Source: an optimization exercise on an open RTL-to-GDS flow (aim: small area). Production flows keep margins and buffers that such runs may drop.
At most, simulation tests tie the RTL to the original design; equivalence was not proved.
Not every run is shown, and edits may drop behaviour that the tests do not exercise.
The RTL of run 2 was laid out without a check of its function.

Figure 1. Logic cells by family (run 1).
Bar = 100 microns.
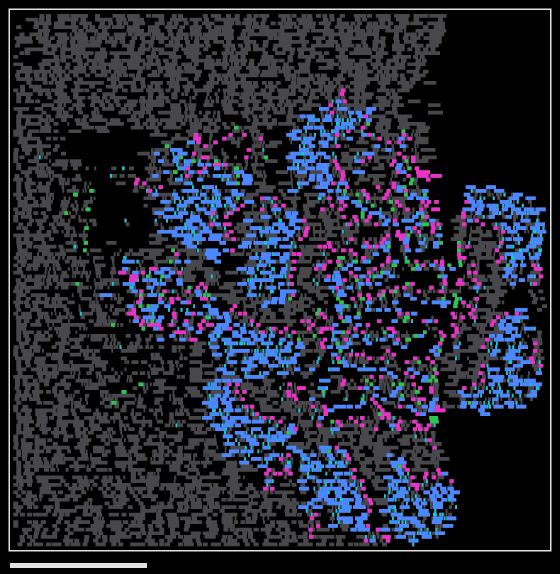
Figure 2. Routed metal, one color a layer (run 1).
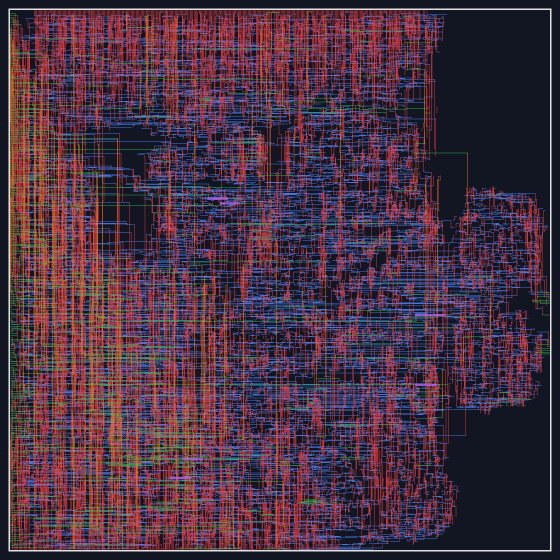
Figure 3. Signal routing as the flow saved it (run 1).
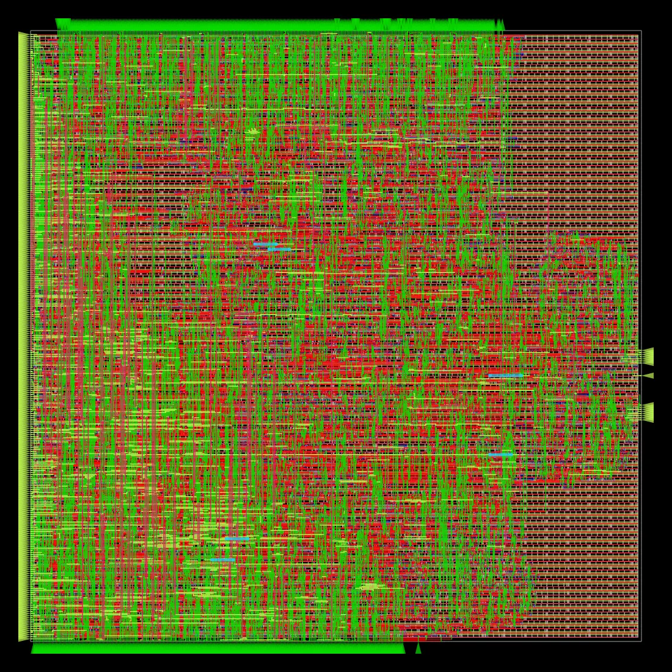
### flow/design.v
module convolve #(parameter KERNEL_SIZE = 9,
                  parameter DATA_WIDTH  = 8,
                  parameter KDATA_WIDTH = 8,
                  parameter ACTIVATION  = "RELU")
(
   input  logic                   clk,
   input  logic                   rst,
   input  logic                   en_convolve,
   input  logic [0:KERNEL_SIZE-1] [DATA_WIDTH-1:0] image,
   input  logic [0:KERNEL_SIZE-1][KDATA_WIDTH-1:0] kernel,  
   output logic  [DATA_WIDTH-1:0] feature_map,
   output logic                   feature_out
);
function [DATA_WIDTH-1:0] activation;
   input [DATA_WIDTH+KDATA_WIDTH+$clog2(KERNEL_SIZE)-1:0] weighted_inputs;
   begin
      case(ACTIVATION)
         "RELU": begin
            if (weighted_inputs[DATA_WIDTH+KDATA_WIDTH+$clog2(KERNEL_SIZE)-1]) activation = 0;  
            else activation = weighted_inputs[DATA_WIDTH+KDATA_WIDTH-2-1:KDATA_WIDTH-2];      
         end
         "SIGNUM": begin
            if (weighted_inputs[DATA_WIDTH+KDATA_WIDTH+$clog2(KERNEL_SIZE)-1]) activation = 0;  
            else activation = {DATA_WIDTH{1'b1}};
         end
         default: activation = 'h0;
      endcase
   end
endfunction
function [KDATA_WIDTH-1:0] twos_compl;
   input [KDATA_WIDTH-1:0] kernel;
   twos_compl = (~kernel) + 1;
endfunction
logic en_convolve_q;
logic [0:KERNEL_SIZE-1][DATA_WIDTH+KDATA_WIDTH-1:0] feat_mult_c;
logic [0:KERNEL_SIZE-1][DATA_WIDTH+KDATA_WIDTH-1:0] feat_mult_q;
logic [DATA_WIDTH+KDATA_WIDTH+$clog2(KERNEL_SIZE)-1:0] feature_map_c;
logic [0:KERNEL_SIZE-1][KDATA_WIDTH-1:0] kernel_abs;
always_comb begin
   for (int i=0;i<KERNEL_SIZE; i=i+1) begin
      kernel_abs[i] = kernel[i][KDATA_WIDTH-1] ? twos_compl(kernel[i]) : kernel[i];  
   end
end
always_comb begin
   feat_mult_c = 'h0;
   for (int i=0; i<KERNEL_SIZE; i=i+1) begin
      feat_mult_c[i][DATA_WIDTH+KDATA_WIDTH-1]     = kernel[i][KDATA_WIDTH-1];                 
      feat_mult_c[i][DATA_WIDTH+KDATA_WIDTH-2:0]   = image[i]*kernel_abs[i][KDATA_WIDTH-2:0];  
   end
end
always_comb begin
   feature_map_c = 'h0;
   for (int i=0; i<KERNEL_SIZE; i=i+1) begin
      feature_map_c = feat_mult_q[i][DATA_WIDTH+KDATA_WIDTH-1] ? feature_map_c - feat_mult_q[i][DATA_WIDTH+KDATA_WIDTH-2:0]:  
                                                                 feature_map_c + feat_mult_q[i][DATA_WIDTH+KDATA_WIDTH-2:0];   
   end
end
always_ff@(posedge clk) begin
   en_convolve_q <= en_convolve;
end
always_ff@(posedge clk, negedge rst) begin
   if (~rst) begin
      feat_mult_q <= 'h0;
      feature_map <= 'h0;
      feature_out <= 1'b0;
   end
   else begin
      if (en_convolve) begin
         feat_mult_q <= feat_mult_c;
      end
      if (en_convolve_q) begin
         feature_map <= activation(feature_map_c);  
         feature_out <= 1'b1;
      end else begin
         feature_map <= 'h0;
         feature_out <= 1'b0;
      end
   end
end
endmodule
module conv_layer # (parameter KERNEL_SIZE = 3,
                     parameter IMGCOL      = 8,
                     parameter IMGROW      = 8,
                     parameter DATA_WIDTH  = 8,
                     parameter KDATA_WIDTH = 8,
                     parameter ACTIVATION  = "RELU")
(
   input  logic                   clk,
   input  logic                   rst,
   input  logic [0:IMGROW-1][0:IMGCOL-1][DATA_WIDTH-1:0]  image,
   input  logic [0:KERNEL_SIZE-1][0:KERNEL_SIZE-1][KDATA_WIDTH-1:0] kernel,   
   output logic [0:IMGROW-KERNEL_SIZE][0:IMGCOL-KERNEL_SIZE][DATA_WIDTH-1:0]  conv_out,
   output logic                   layer_done_out
);
localparam PAD_SIZE = (KERNEL_SIZE-1)/2;
logic [0:KERNEL_SIZE*KERNEL_SIZE-1][DATA_WIDTH-1:0]  img_window;
logic [0:KERNEL_SIZE*KERNEL_SIZE-1][KDATA_WIDTH-1:0] ker_window;
logic [$clog2(IMGCOL)-1:0] col;
logic [$clog2(IMGROW+1)-1:0] row;
logic [$clog2(IMGCOL-KERNEL_SIZE):0] out_col;
logic [$clog2(IMGROW-KERNEL_SIZE):0] out_row;
logic en_convolve, layer_conv_done, feature_out;
logic [DATA_WIDTH-1:0]  activated_feature;
always_ff@(posedge clk or negedge rst) begin
   if (~rst) begin
      row <= 'h0;
      col <= 'h0;
      layer_conv_done <= 1'b0;
   end
   else begin
      if (row == IMGROW) begin
         row <= 'h0;
         col <= 'h0;
         layer_conv_done <= 1'b1;
      end else if (col==IMGCOL-1) begin
         row <= row+'h1;
         col <= 'h0;
      end else begin
         col <= col+'h1;
         layer_conv_done <= 1'b0;
      end
   end
end
assign layer_done_out = layer_conv_done;
always_comb begin
   for (int i=0; i<KERNEL_SIZE; i=i+1) begin  
      for (int j=0; j<KERNEL_SIZE; j=j+1) begin   
         ker_window[i*KERNEL_SIZE+j] = kernel[i][j];
      end
   end
end
always_ff@(posedge clk or negedge rst) begin
   if (~rst) begin
      img_window  <= 'h0;
      en_convolve <= 1'b0;
   end else begin
      if (row>PAD_SIZE-1 && row<IMGROW-PAD_SIZE &&   
          col>PAD_SIZE-1 && col<IMGCOL-PAD_SIZE)    
      begin
         en_convolve <= 1'b1;
         for (int i=0; i<KERNEL_SIZE; i=i+1) begin  
            for (int j=0; j<KERNEL_SIZE; j=j+1) begin   
               img_window[i*KERNEL_SIZE+j] <= image[row-PAD_SIZE+i][col-PAD_SIZE+j];
            end
         end
      end else begin
         en_convolve <= 1'b0;
         img_window  <= 'h0;
      end
   end
end
convolve #(
   .KERNEL_SIZE (KERNEL_SIZE*KERNEL_SIZE),
   .DATA_WIDTH  (DATA_WIDTH),
   .KDATA_WIDTH (KDATA_WIDTH),
   .ACTIVATION  (ACTIVATION)
) u_convolve (
   .clk          (clk),
   .rst          (rst),
   .en_convolve  (en_convolve),
   .image        (img_window),
   .kernel       (ker_window),
   .feature_map  (activated_feature),
   .feature_out  (feature_out)
);
always_ff@(posedge clk or negedge rst) begin
   if (~rst) begin
      out_row <= 'h0;
      out_col <= 'h0;
   end
   else if (feature_out || layer_conv_done) begin
      if (out_row == IMGROW-KERNEL_SIZE+1 || layer_conv_done) begin
         out_row <= 'h0;
         out_col <= 'h0;
      end else if (out_col==IMGCOL-KERNEL_SIZE) begin
         out_row <= out_row+'h1;
         out_col <= 'h0;
      end else begin
         out_col <= out_col+'h1;
      end
   end
end
always_ff@(posedge clk or negedge rst) begin
   if (~rst) begin
      conv_out <= 'h0;
   end else if (out_row <= IMGROW-KERNEL_SIZE && out_col <= IMGCOL-KERNEL_SIZE) begin
      conv_out[out_row][out_col] <= activated_feature;
   end
end
endmodule
module conv_top (
   input  logic         clk,
   input  logic         rst,
   input  logic [511:0] image,
   input  logic [71:0]  kernel,
   output logic [287:0] conv_out,
   output logic         layer_done_out
);
logic [0:7][0:7][7:0] image_a;
logic [0:2][0:2][7:0] kernel_a;
logic [0:5][0:5][7:0] conv_out_a;
always_comb begin
   for (int r=0; r<8; r++)
      for (int c=0; c<8; c++)
         image_a[r][c] = image[(r*8+c)*8 +: 8];
   for (int i=0; i<3; i++)
      for (int j=0; j<3; j++)
         kernel_a[i][j] = kernel[(i*3+j)*8 +: 8];
   for (int r=0; r<6; r++)
      for (int c=0; c<6; c++)
         conv_out[(r*6+c)*8 +: 8] = conv_out_a[r][c];
end
conv_layer #(
   .KERNEL_SIZE (3),
   .IMGCOL      (8),
   .IMGROW      (8),
   .DATA_WIDTH  (8),
   .KDATA_WIDTH (8),
   .ACTIVATION  ("RELU")
) u_conv_layer (
   .clk            (clk),
   .rst            (rst),
   .image          (image_a),
   .kernel         (kernel_a),
   .conv_out       (conv_out_a),
   .layer_done_out (layer_done_out)
);
endmodule
### flow/run.sh
#!/bin/bash
# synth_recipe.tcl (not shown) runs the flow's synth.tcl, then flattens the netlist and writes it again
# the make line also repeats each setting of config.mk as NAME=value (left out here)
make -C /OpenROAD-flow-scripts/flow DESIGN_CONFIG=/design/flow/config.mk WORK_HOME=/design/flow/orfs CLKGATE_MAP_FILE= SYNTH_SCRIPT=/design/flow/synth_recipe.tcl finish
### flow/constraint.sdc
create_clock -name core_clock -period 11.0 [get_ports {clk}]
set_input_delay 2.2000 -clock core_clock [delete_from_list [all_inputs] [get_ports {clk}]]
set_output_delay 2.2000 -clock core_clock [all_outputs]
set_load 0.01 [all_outputs]
### flow/config.mk
export PLATFORM = sky130hd
export DESIGN_NAME = conv_top
export DESIGN_NICKNAME = conv_top
export VERILOG_FILES = /design/flow/design.v
export SDC_FILE = /design/flow/constraint.sdc
export NUM_CORES = 4
export LEC_CHECK = 0
export CAP_MARGIN = 20
export CORE_MARGIN = 2
export CORE_UTILIZATION = 40
export PLACE_DENSITY = 0.6
export SLEW_MARGIN = 20
==> results.sh, run 1 <==
export IMPL_yosysUniqueCellTypes=78
export IMPL_synthArstFlopShare_pct=99.81
export IMPL_grt_use_met3_pct=4.339
export IMPL_worstPathArrival_ps=10760
export IMPL_ys_seq_area_share_pct=21.77
export IMPL_start_util_pct=40.22
export IMPL_grt_max_degree=161
export IMPL_start_kind="register"
export IMPL_fin_crit_sh_pct=93.19
export IMPL_synthesis_area_sq_um=61030
export IMPL_finalCriticalPeriod_ps=10250
export IMPL_clockRootBuffer="clkbuf_16"
export IMPL_drt_iter0_markers=3602
export IMPL_synth_seq_cells=531
export IMPL_synthFlopType="dfrtp_1"
export IMPL_cts_tree="done"
export IMPL_synth_edf_count=0
export IMPL_grt_use_met2_pct=47.01
export IMPL_crit_top_cell="ha_1"
export IMPL_worst_pin_slew_ps=1210
export IMPL_die_height_microns=394.6
export IMPL_slowest_delay_ps=400
export IMPL_std_cell_rows=143
export IMPL_clk_pin_slew_ps=60
export IMPL_antenna_found_initial=45
export IMPL_max_slew_margin_pct=17.00
export IMPL_ios=875
export IMPL_cp_end_kind="register"
export IMPL_clock_path_buffers=3
export IMPL_path_delay_family="compound AO/OA/AOI/OAI gates"
export IMPL_hp_class="register to register"
export IMPL_status="finished clean"
export IMPL_drive_gt1_share_pct=16.03
export IMPL_design_die_area_sq_um=155700
export IMPL_first_pass_iters=6
export IMPL_drv_cap=0
export IMPL_fin_skew_ps=30.40
export IMPL_coreArea_sq_um=151700
About Figure 1:
inv cells -> cyan  # cells 499, most used inv_1
xor and xnor cells -> magenta  # cells 459, most used xnor2_1
non-inverting ao/oa cells -> green  # cells 133, most used a21o_1
fa/ha/maj cells -> blue  # cells 810, most used ha_1
most common cell after layout, fill and taps aside: clkdlybuf4s50_1
non-filler cells, final: 9080

About Figure 2:
M5 -> purple  # wire length 88.3 microns
M4 -> orange  # wire length 11800 microns
M1 -> blue  # wire length 90.7 mm
M2 -> red  # wire length 107 mm
M3 -> green  # wire length 12400 microns
routed wire length: 221.7 mm
Avg WL per Cell: 24.42 microns
Via Count: 50930
Total GRT Usage: 28.05%

About Figure 3:
met1 WL: 90.71 mm
Met2 Wirelength: 106.7 mm
top layer in use: met5
met3 WL post-DR: 12.45 mm

## run 1: synthesized netlist by cell type (all sizes together), types with 35 or more instances
cell / instances / area [sq um]
xnor2: 370 / 3256
nor2: 388 / 1456
buf: 72 / 292.8
o21bai: 91 / 683.2
mux2i: 214 / 2142
dfrtp: 530 / 13260
mux4: 302 / 6802
nand2b: 46 / 287.8
xor2: 85 / 744.5
a211oi: 78 / 585.6
clkbuf: 196 / 735.7
nor2b: 35 / 219.0
fa: 281 / 5625
mux2: 521 / 5867
ha: 529 / 6619
nand2: 705 / 2646
nor3: 85 / 425.4
a21oi: 340 / 1717
inv: 495 / 1858
nand3: 55 / 275.3
o21ai: 179 / 895.9
a21o: 66 / 495.5
nand4: 39 / 450.4
and2: 224 / 1401
## run 1: metal layers
layer	part of all wire, %	routed length (microns)
met5	0.040	88
met4	5.3	11800
met2	48	106700
met3	5.6	12450
met1	41	90710
## run 1: sequential cells by signal (all words and copies together) (netlist names)
name                                   flops
u_conv_layer.img_window                   72
u_conv_layer.col                           3
u_conv_layer.out_col                       4
u_conv_layer.u_convolve.en_convolve_q      1
u_conv_layer.row                           4
u_conv_layer.en_convolve                   1
u_conv_layer.conv_out                    288
u_conv_layer.u_convolve.feat_mult_q      144
u_conv_layer.layer_conv_done               1
u_conv_layer.u_convolve.feature_out        1
u_conv_layer.out_row                       4
u_conv_layer.u_convolve.feature_map        8
## run 1: path summary, 6_finish.rpt
kind	from	cells after the start	slack, ps	endpoint
max	u_conv_layer.u_convolve.feat_mult_q[113]	53	750	u_conv_layer.u_convolve.feature_map[0]
min	u_conv_layer.u_convolve.en_convolve_q	0	470	u_conv_layer.u_convolve.feature_out
min reg2reg	u_conv_layer.u_convolve.en_convolve_q	0	470	u_conv_layer.u_convolve.feature_out
max reg2reg	u_conv_layer.u_convolve.feat_mult_q[113]	53	750	u_conv_layer.u_convolve.feature_map[0]
min in group asynchronous	rst	1	1480	u_conv_layer.img_window[54]
max in group asynchronous	rst	3	7530	u_conv_layer.conv_out[165]
## run 1: placed cells by master, fill, tap and decap left out, types with 76 or more instances in the layout
cell type | Yosys | routed
mux2i_1 | 214 | 214
fa_1 | 281 | 280
dfrtp_1 | 530 | 519
clkdlybuf4s50_1 | 0 | 873
xnor2_1 | 368 | 363
and2_1 | 224 | 224
xor2_1 | 85 | 80
ha_1 | 529 | 523
nand2_1 | 705 | 705
mux2_2 | 515 | 515
a21oi_1 | 338 | 320
o21ai_0 | 167 | 157
buf_4 | 2 | 76
nor2_1 | 388 | 385
inv_1 | 494 | 492
nor3_1 | 85 | 83
mux4_2 | 302 | 302
o21bai_1 | 91 | 91
## run 1: cell type report
class | instances | area (sq um) | share of cell area (%)
Sequential cell | 531 | 13300 | 17.84
Clock inverter | 24 | 336.6 | 0.4514
Multi-Input combinational cell | 4924 | 45240 | 60.67
Clock buffer | 89 | 1818 | 2.438
Tap cell | 2030 | 2540 | 3.406
Timing Repair Buffer | 953 | 9375 | 12.57
Inverter | 499 | 1878 | 2.519
Antenna cell | 30 | 75.07 | 0.1007
## run 1: stage by stage
stage,cells,cell area (sq um),hold slack [ps]
after floorplan,6222,61030,331.0
after global placement,8924,71990,469.8
after detailed placement,8925,72010,466.3
after CTS,9038,74180,475.1
after global routing,9070,74540,492.0
final,9080,74560,468.5
## run 1: worst reg2reg max path: cells and delay by family, from the launching register on
family	cells	cell delay, ps
xor+xnor	9	1680
buf+inv	2	180
flops	1	400
simple gates	7	580
fa+ha+maj	9	2730
compound gates	25	4200
mux	1	300
## run 1: cells by family (layout without fill, tap and decap cells)
logic type	Yosys count	count (layout)	synth area share (%)
XOR/XNOR	459	459	6.702
AND/OR/NAND/NOR	1685	1685	12.92
buffers and inverters	767	1565	4.754
multiplexers	1037	1037	24.27
adder cells (fa/ha/maj)	810	810	20.06
other	0	30	0
AO/OA/AOI/OAI	933	933	9.521
flip-flops	531	531	21.77
## run 1: timing repair
item / in CTS / in global routing
pin swaps: 1 / 26
buffers inserted: 0 / 12
gates resized for setup: 3 / 60
setup endpoints to repair: 8 / 8
==> inputs of run 2 (changes only) <==
==> flow/design.v (replaced) <==
module conv_top (
   input  logic         clk,
   input  logic         rst,
   input  logic [511:0] image,
   input  logic [71:0]  kernel,
   output logic [287:0] conv_out,
   output logic         layer_done_out
);
logic [6:0] q;
always_ff @(posedge clk or negedge rst) begin
   if (~rst)          q <= 7'd111;
   else if (q == 7'd48) q <= 7'd112;
   else               q <= q + 7'd1;
end
assign layer_done_out = (q == 7'd48);
wire [2:0] r = q[5:3];
wire [2:0] t = q[2:0];
logic [7:0][7:0] colv;
always_comb
   for (int x = 0; x < 8; x++)
      colv[x] = image[(x*8 + t)*8 +: 8];
logic [2:0][7:0] px;
always_comb
   for (int i = 0; i < 3; i++)
      px[i] = colv[r + i];
logic [71:0] w;
always_comb
   for (int n = 0; n < 9; n++)
      w[n*8 +: 8] = {kernel[n*8+7] & (|kernel[n*8 +: 7]), kernel[n*8 +: 7]};
logic signed [19:0] a [3];
always_comb
   for (int j = 0; j < 3; j++) begin
      a[j] = 20'sd0;
      for (int i = 0; i < 3; i++)
         a[j] = a[j] + $signed({1'b0, px[i]}) * $signed(w[(i*3+j)*8 +: 8]);
   end
logic signed [19:0] s0, s1;
wire  signed [19:0] acc = a[2] + s1;
wire  [7:0] res = acc[19] ? 8'd0 : acc[13:6];
logic [45:0][7:0] chain;
always_ff @(posedge clk) begin
   s0    <= a[0];
   s1    <= a[1] + s0;
   chain <= {chain[44:0], res};
end
always_comb
   for (int rr = 0; rr < 6; rr++)
      for (int c = 0; c < 6; c++)
         conv_out[(rr*6+c)*8 +: 8] = chain[45 - 8*rr - c];
endmodule
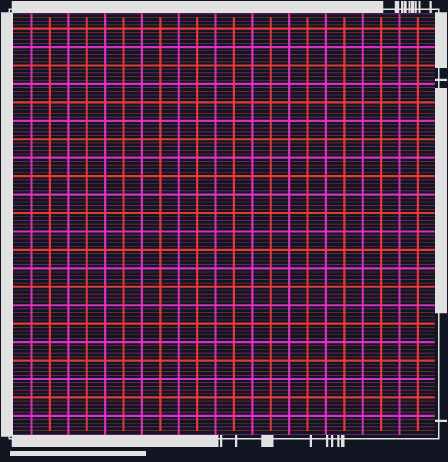
Figure 4: run 2, PDN straps and rails.
Bar = 100 microns. Pins as bars on the die edge.
VDD -> red
VSS -> magenta
met5 straps = 22
signal pins = 875
met4 straps = 22
met1 rails = 115
rows = 114
Die Span Y: 315.7 microns
die width: 315.7 microns

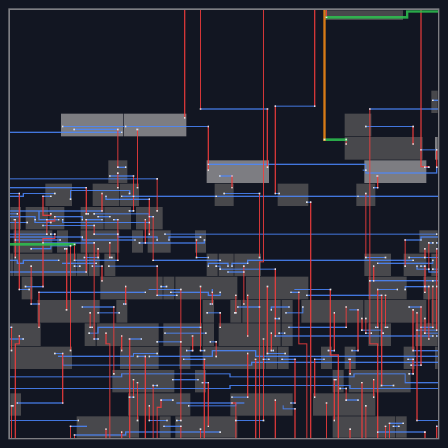
Figure 5: run 2, layout detail.
Window x 133 to 183, y 196 to 246 microns. Cells in gray, sequential cells in the stronger gray; small squares are vias.
M4 -> orange
M1 -> blue
M3 -> green
M2 -> red
netlist names of flops here include = `chain` (4)
sequential cells in the window = 4
cells with their middle in the window = 81
most frequent = inv_1 (28), fa_1 (19), ha_1 (6)

==> run 2 against run 1 <==
  * Still clean on timing, DRC and antenna
  * Fmax rose by 1.4%
  * Synthesized cell count shrank 41%
  * Design area down 35%
  * Utilization rose by 1.4 points
  * Wire length down 38%
  * Critical path depth is 27 lower
  * Synthesized area fell by 36%
  * Hold slack got worse by 150 ps
  * Register-to-register slack improved by 720 ps
  * Critical path type is now primary input to register
  * Critical endpoint is now s0[17]
  * Highest routed layer unchanged
==> results.sh, run 2 <==
export IMPL_status="finished clean"
export IMPL_synth_top_area_share_pct=27.77
export IMPL_r2r_end="s1[19]"
export IMPL_synth_most_common_cell="inv_1"
export IMPL_synth_seq_cells=414
export IMPL_synth_edf_count=0
export IMPL_r2r_slack_ps=1470
export IMPL_drt_iter0_markers=1618
export IMPL_post_cts_buffers=0
export IMPL_clock_path_buffers=3
export IMPL_path_delay_family="adder cells"
export IMPL_finalCriticalPeriod_ps=10110
export IMPL_cts_tree="done"
export IMPL_synthArstFlopShare_pct=1.691
export IMPL_slowest_delay_ps=870
export IMPL_start_util_pct=40.29
export IMPL_multi_input_area_sq_um=24870
export IMPL_largest_reg_flops=368
export IMPL_crit_top_cell="fa_1"
export IMPL_start_kind="primary input"
export IMPL_yosysUniqueCellTypes=61
export IMPL_ys_seq_area_share_pct=21.44
export IMPL_ios=875
export IMPL_register_area_sq_um=8343
export IMPL_fin_crit_sh_pct=91.86
export IMPL_clk_pin_slew_ps=70
export IMPL_layout_commonest_cell="clkdlybuf4s50_1"
export IMPL_mostFrequentLayoutCells="clkdlybuf4s50_1, inv_1, fa_1"
export IMPL_first_pass_iters=5
export IMPL_hp_class="register to register"
export IMPL_hp_start="chain[245]"
export IMPL_hold_path_depth=0
export IMPL_worst_pin_slew_ps=1098
export IMPL_cp_end_kind="register"
export IMPL_r2r_start="q[0]"
export IMPL_synthTopCellsByArea="fa_1, dfxtp_1, ha_1"
export IMPL_grt_max_degree=56
export IMPL_drive_gt1_share_pct=8.396
export IMPL_drv_cap=0
export IMPL_coreArea_sq_um=96420
export IMPL_cts_resized=0
export IMPL_max_slew_margin_pct=26.77
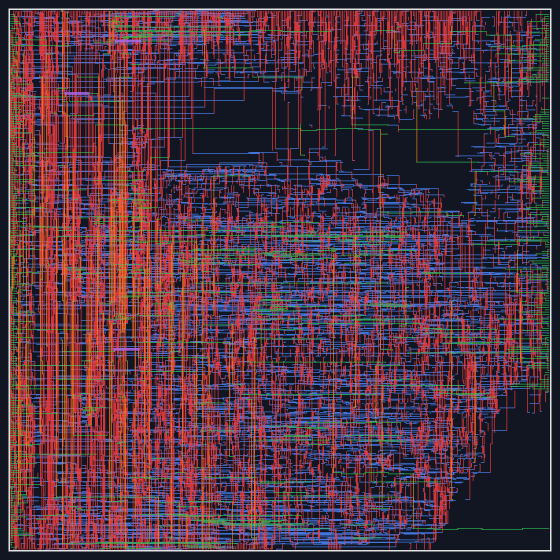
Figure 6: run 2, routed metal, one color a layer.
M5 -> purple  # wire length 40.5 microns
M1 -> blue  # wire length 51.8 mm
M2 -> red  # wire length 68.5 mm
M4 -> orange  # wire length 7660 microns
M3 -> green  # wire length 8880 microns
routed wire length: 136.8 mm
Avg WL per Cell: 24.52 microns
Total GRT Usage: 27.69%
Via Count: 27550

run 2: changes by cell type after synthesis, moves of 292 or more:
cell / delta
dfrtp_1: -529
buf_4: +292
a21oi_1: -296
dfxtp_1: +406
nand2_1: -436
mux2_2: -510
inv_1: +302
xnor2_1: -333
nor2_1: -314
run 2: worst max path at each step:
stage               slack (ps)        to       start  cells after the start
global route               440    s0[17]   image[28]                     27
detailed placement         260    s0[17]  image[108]                     26
finish                     890    s0[17]  image[108]                     26
global placement           400    s0[17]  image[108]                     26
floorplan                 1900  chain[0]  kernel[65]                     22
CTS                        890    s0[17]  image[108]                     26
run 2: cell type report:
class                           count  share of cell area, %
Antenna cell                       18                0.09248
Multi-Input combinational cell   2045                  51.06
Clock buffer                       59                  2.538
Inverter                          798                  6.150
Clock inverter                     19                 0.4187
Timing Repair Buffer              953                  19.33
Tap cell                         1276                  3.278
Sequential cell                   414                  17.13
run 2: cells by family (layout without fill, tap and decap cells):
group / count (synthesis) / after routing / synth area share [%]
fa+ha+maj: 903 / 903 / 39.50
simple gates: 728 / 728 / 9.504
compound gates: 166 / 166 / 2.895
flops: 414 / 414 / 21.44
other cells: 0 / 18 / 0
buf+inv: 1213 / 1829 / 14.78
mux: 198 / 198 / 10.75
xor+xnor: 50 / 50 / 1.127
run 2: layer usage:
metal	share of wire, %	vias to the layer above	GRT usage (%)
met1	38	13860	33.03
met3	6.5	233	4.775
met4	5.6	6	14.29
met5	0.029	-	0
met2	50	1145	47.95
li1	-	12310	-
run 2: stage by stage:
stage          utilization (%)  instances  hold slack, ps  cell area [sq um]
2_1_floorplan                -       3672           309.6              38850
3_3_place_gp             48.97       5486           310.0              47220
3_5_place_dp             48.97       5486           312.1              47220
4_1_cts                  50.47       5564           309.3              48660
5_1_grt                  50.50       5578           321.8              48700
6_report                 50.52       5582           315.1              48710
--- run 3: outline of the changes from run 2 ---
flow/design.v: 50 -> 1809 lines; modules unchanged: 0
  conv_top: edited, 50 -> 1791 lines
  cv_fa: new, 4 lines
  cv_sel: new, 4 lines
  cv_sel21: new, 3 lines
  cv_sel2: new, 3 lines
  cv_ha: new, 4 lines
==> module cv_sel2 as of run 3 <==
module cv_sel2 (input logic e0, input logic x0, input logic e1, input logic x1, output logic y);
assign y = ~((e0 & x0) | (e1 & x1));
endmodule
==> module cv_sel21 as of run 3 <==
module cv_sel21 (input logic e0, input logic x0, input logic e1, input logic x1, input logic c, output logic y);
assign y = ~((e0 & x0) | (e1 & x1) | c);
endmodule
==> module cv_ha as of run 3 <==
module cv_ha (input logic a, input logic b, output logic s, output logic co);
assign s  = a ^ b;
assign co = a & b;
endmodule
==> module cv_fa as of run 3 <==
module cv_fa (input logic a, input logic b, input logic c, output logic s, output logic co);
assign s  = a ^ b ^ c;
assign co = (a & b) | (a & c) | (b & c);
endmodule
==> module cv_sel as of run 3 <==
module cv_sel (input logic e0, input logic x0, input logic e1, input logic x1,
               input logic e2, input logic x2, output logic y);
assign y = ~((e0 & x0) | (e1 & x1) | (e2 & x2));
endmodule
==> flow/flow/run.sh (new file) <==
#!/bin/bash
# The standard layout (standard.sh, unchanged synthesis), except that
# the port buffers that global placement inserts use the smallest buffer cell.
export BUFFER_PORTS_ARGS="-buffer_cell sky130_fd_sc_hd__buf_1"
bash standard.sh > standard.log 2>&1
==> flow/standard.sh (new file) <==
#!/bin/bash
# synth_recipe.tcl (not shown) runs the flow's synth.tcl, then flattens the netlist and writes it again
# the make line also repeats each setting of config.mk as NAME=value (left out here)
make -C /OpenROAD-flow-scripts/flow DESIGN_CONFIG=/design/flow/config.mk WORK_HOME=/design/flow/orfs CLKGATE_MAP_FILE= SYNTH_SCRIPT=/design/flow/synth_recipe.tcl "${@:-finish}"
--- a/flow/config.mk
+++ b/flow/config.mk
@@ -11,2 +11,4 @@
 export PLACE_DENSITY = 0.6
 export SLEW_MARGIN = 20
+export SYNTH_HIERARCHICAL = 1
+export SYNTH_MINIMUM_KEEP_SIZE = 0
removed: flow/run.sh
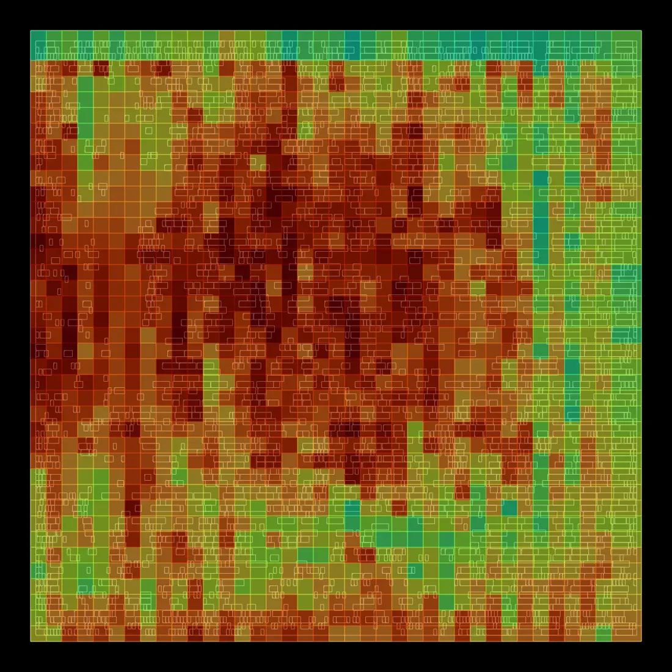
Figure 7: run 3, congestion heat map.
met1 GRT Util: 38.44%
gr busiest metal: met2
GR Layer Usage met3: 9.310%
met2 GRT Util: 61.55%
Avg WL per Cell: 34.84 microns

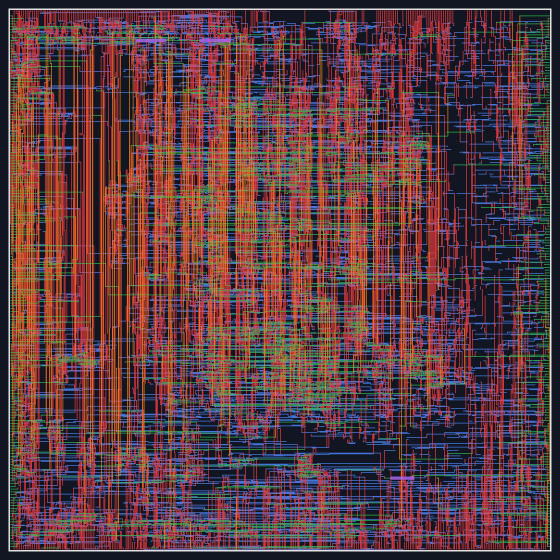
Figure 8: run 3, routed metal, one color a layer.
M4 -> orange  # wire length 15500 microns
M5 -> purple  # wire length 37.7 microns
M3 -> green  # wire length 13700 microns
M2 -> red  # wire length 65.6 mm
M1 -> blue  # wire length 44.1 mm
Via Count: 24960
Total GRT Usage: 37.42%
routed wire length: 138.9 mm

==> run 3 against run 2 <==
  * Still clean
  * Critical path depth stayed put
  * Clock-buffer cell count rose by 2
  * First-iteration DRC count grew to 2.9 times the previous value
  * Via count fell by 9.4%
  * Final cell count is 29% lower
  * Die area down 28%
  * Hold slack got worse by 7.3 ps
  * Worst setup slack improved by 44 ps
  * Global-route usage increased by 9.7 points
==> results.sh, run 3 <==
export IMPL_ios=875
export IMPL_std_cell_rows=96
export IMPL_synthArstFlopShare_pct=1.598
export IMPL_clock_path_buffers=3
export IMPL_largest_register="chain"
export IMPL_start_kind="primary input"
export IMPL_finalCriticalPeriod_ps=10060
export IMPL_synth_top_area_cell="dfxtp_1"
export IMPL_hold_path_depth=0
export IMPL_post_cts_buffers=0
export IMPL_status="finished clean"
export IMPL_synthFlopType="dfxtp_1"
export IMPL_clk_pin_slew_ps=60
export IMPL_first_pass_iters=11
export IMPL_layout_commonest_cell="buf_1"
export IMPL_mostFrequentLayoutCells="buf_1, a222oi_1, dfxtp_1"
export IMPL_fin_skew_ps=30.30
export IMPL_synthTopCellsByArea="dfxtp_1, fa_1, a222oi_1"
export IMPL_yosysUniqueCellTypes=46
export IMPL_fin_crit_sh_pct=91.46
export IMPL_start_util_pct=40.56
export IMPL_r2r_cells=30
export IMPL_max_slew_margin_pct=14.10
export IMPL_cts_resized=0
export IMPL_crit_top_cell="fa_1"
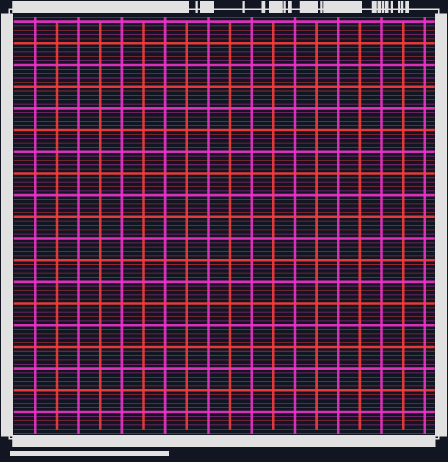
Figure 9: run 3, PDN straps and rails.
Bar = 100 microns. Pins as bars on the die edge.
VSS -> magenta
VDD -> red
met4 straps = 19
signal pins = 875
met1 rails = 97
rows = 96
met5 straps = 19
die width: 268.4 microns
Core ar.: 68950 sq um
Die Span Y: 268.4 microns

==> run 3: cell count changes after synthesis, moves of 59 or more <==
cell,change
inv_1,-680
a222oi_1,+429
and2_1,-271
ha_1,-263
nand2_1,-208
fa_1,-190
mux4_2,-175
a22oi_2,+118
nor2b_1,+63
clkbuf_1,-59
==> run 3: worst max-delay path by stage <==
| stage | startpoint | to | slack (ps) | depth (start not counted) |
|---|---|---|---|---|
| CTS | kernel[18] | chain[2] | 900 | 26 |
| global route | kernel[18] | chain[1] | 540 | 26 |
| global placement | kernel[18] | chain[5] | 340 | 26 |
| floorplan | kernel[18] | chain[5] | 1010 | 24 |
| finish | kernel[18] | chain[2] | 940 | 26 |
| detailed placement | kernel[18] | chain[5] | 310 | 26 |
==> run 3: modules after synthesis (local to each module, per instance) <==
module	flops+latches	area [sq um]	copies in the design
conv_top	438	14540	1
cv_fa	0	20.02	346
cv_ha	0	12.51	48
cv_sel	0	10.01	428
cv_sel2	0	12.51	118
cv_sel21	0	15.01	9
==> run 3: layout make-up <==
type	count	area, sq um
fill	6367	36270
multi-input combinational	1428	16690
sequential	438	8810
timing repair buffer	979	4064
clock buffer	61	1277
tap	931	1165
inverter	116	435.4
clock inverter	18	197.7
antenna	15	37.54
==> run 3: cells by family (layout without fill, tap and decap cells) <==
logic type                 after synthesis  in the layout  synth area share [%]
AOI/OAI and AO/OA                      615            615                 22.40
xor gates and xnor gates                18             18                0.5638
adders and majority gates              451            451                 29.54
buffers and inverters                  408           1174                 9.347
DFF                                    438            438                 31.50
other                                    0             15                     0
and+or+nand+nor                        344            344                 6.654
==> run 3: metal layers <==
metal	share of wire (%)	GRT usage, %	up-vias
met4	11	37.31	6
met3	9.8	9.310	481
met5	0.027	0	-
li1	-	-	10240
met1	32	38.44	12260
met2	47	61.55	1975
==> run 3: through the flow <==
| step | hold slack (ps) | instances |
|---|---|---|
| after floorplan | 309.6 | 2274 |
| after global placement | 310.4 | 3890 |
| after detailed placement | 312.1 | 3890 |
| after CTS | 324.0 | 3969 |
| after global routing | 323.8 | 3985 |
| final | 307.8 | 3986 |
==> run 3: critical path, delay by kind of cell <==
kind,cells,cell delay [ps]
adder cells (fa/ha/maj),14,5890
AND/OR/NAND/NOR,8,1550
AO/OA/AOI/OAI,1,430
buffers and inverters,2,290
XOR/XNOR,1,130
==> inputs of run 4 (changes only) <==
--- a/flow/config.mk
+++ b/flow/config.mk
@@ -9,4 +9,5 @@
 export CORE_MARGIN = 2
-export CORE_UTILIZATION = 40
-export PLACE_DENSITY = 0.6
+export CORE_UTILIZATION = 60
+export CTS_BUF_LIST = sky130_fd_sc_hd__clkbuf_4 sky130_fd_sc_hd__clkbuf_8
+export PLACE_DENSITY = 0.75
 export SLEW_MARGIN = 20
==> run 4 against run 3 <==
  * Synthesized cell count unchanged
  * Synthesized area unchanged
  * The run now fails in I/O pin placement (3_2_place_iop)
==> results.sh, run 4 <==
export IMPL_yosysUniqueCellTypes=46
export IMPL_die_w_microns=219.9
export IMPL_synth_nets=3310
export IMPL_synth_top_area_cell="dfxtp_1"
export IMPL_synthArstFlopShare_pct=1.598
export IMPL_synth_most_common_cell="dfxtp_1"
export IMPL_synth_top_area_share_pct=30.86
export IMPL_synth_seq_cells=438
export IMPL_yosys_warnings=7
export IMPL_start_util_pct=60.45
export IMPL_synth_top_cells_by_count="dfxtp_1, a222oi_1, fa_1"
export IMPL_haltStage="I/O pin placement (3_2_place_iop)"
export IMPL_std_cell_rows=79
export IMPL_synthTopCellsByArea="dfxtp_1, fa_1, a222oi_1"
export IMPL_die_height_microns=219.9
export IMPL_ys_seq_area_share_pct=31.50
export IMPL_synthesis_area_sq_um=27960
export IMPL_synthCells=2274
export IMPL_synthFlopType="dfxtp_1"
export IMPL_firstError="[ERROR PPL-0024] Number of IO pins (875) exceeds maximum number of available positions (790). Increase the die perimeter from 879.52um to 1190.00um."
export IMPL_status="stopped before the end"
export IMPL_syn_avg_cell_area_sq_um=12.30
export IMPL_synth_edf_count=0
## run 4: cell counts after synthesis
No cell type changed its count.
## run 4: modules after synthesis, one instance, submodules excluded
| module | cells inside | cell area, sq um | flip-flops and latches | copies in the design |
|---|---|---|---|---|
| cv_sel21 | 1 | 15.01 | 0 | 9 |
| cv_fa | 1 | 20.02 | 0 | 346 |
| cv_sel | 1 | 10.01 | 0 | 428 |
| conv_top | 1325 | 14540 | 438 | 1 |
| cv_ha | 1 | 12.51 | 0 | 48 |
| cv_sel2 | 1 | 12.51 | 0 | 118 |
## run 4: cells by family after synthesis
logic type / share of synthesized area [%]
AO/OA/AOI/OAI: 22.40
adder cells (fa/ha/maj): 29.54
flip-flops: 31.50
buffers and inverters: 9.347
AND/OR/NAND/NOR: 6.654
XOR/XNOR: 0.5638

afterwards: timing with drivers on the ports:
The results above use ideal ports. As a check the final layouts listed here were re-extracted and re-timed, cells and wires unchanged.
Step 1, drivers: a clkbuf_16 drives clk and a buf_2 each remaining input, both assumed.
Step 2 adds t to the input delays and takes it off the output delays; t is the mean of the earliest and latest rising clock arrival at the registers after step 1. Input paths then give back, and output paths get back, about the clock's delay inside the block.
a / b / c = no drivers / after step 1 / after step 2; a / b = the first two.
| run | t (ns) | slack for setup (ns) | slew at the worst register clock pin (ns) | worst data-port slew with drivers (ns) | pins driven straight from the clock port |
|---|---|---|---|---|---|
| run 1 | 0.713 | 0.749 / 0.749 / 0.749 | 0.06 / 0.06 | 0.31 | 1 |
| run 2 | 0.639 | 0.895 / 0.899 / 0.260 | 0.07 / 0.07 | 0.26 | 1 |
| run 3 | 0.639 | 0.939 / 0.930 / 0.292 | 0.07 / 0.07 | 0.25 | 1 |
After both steps setup and hold are still met in every run listed. For run 3, which loses most, drivers alone change the setup slack by -0.009 ns; drivers and shift together by -0.647 ns.
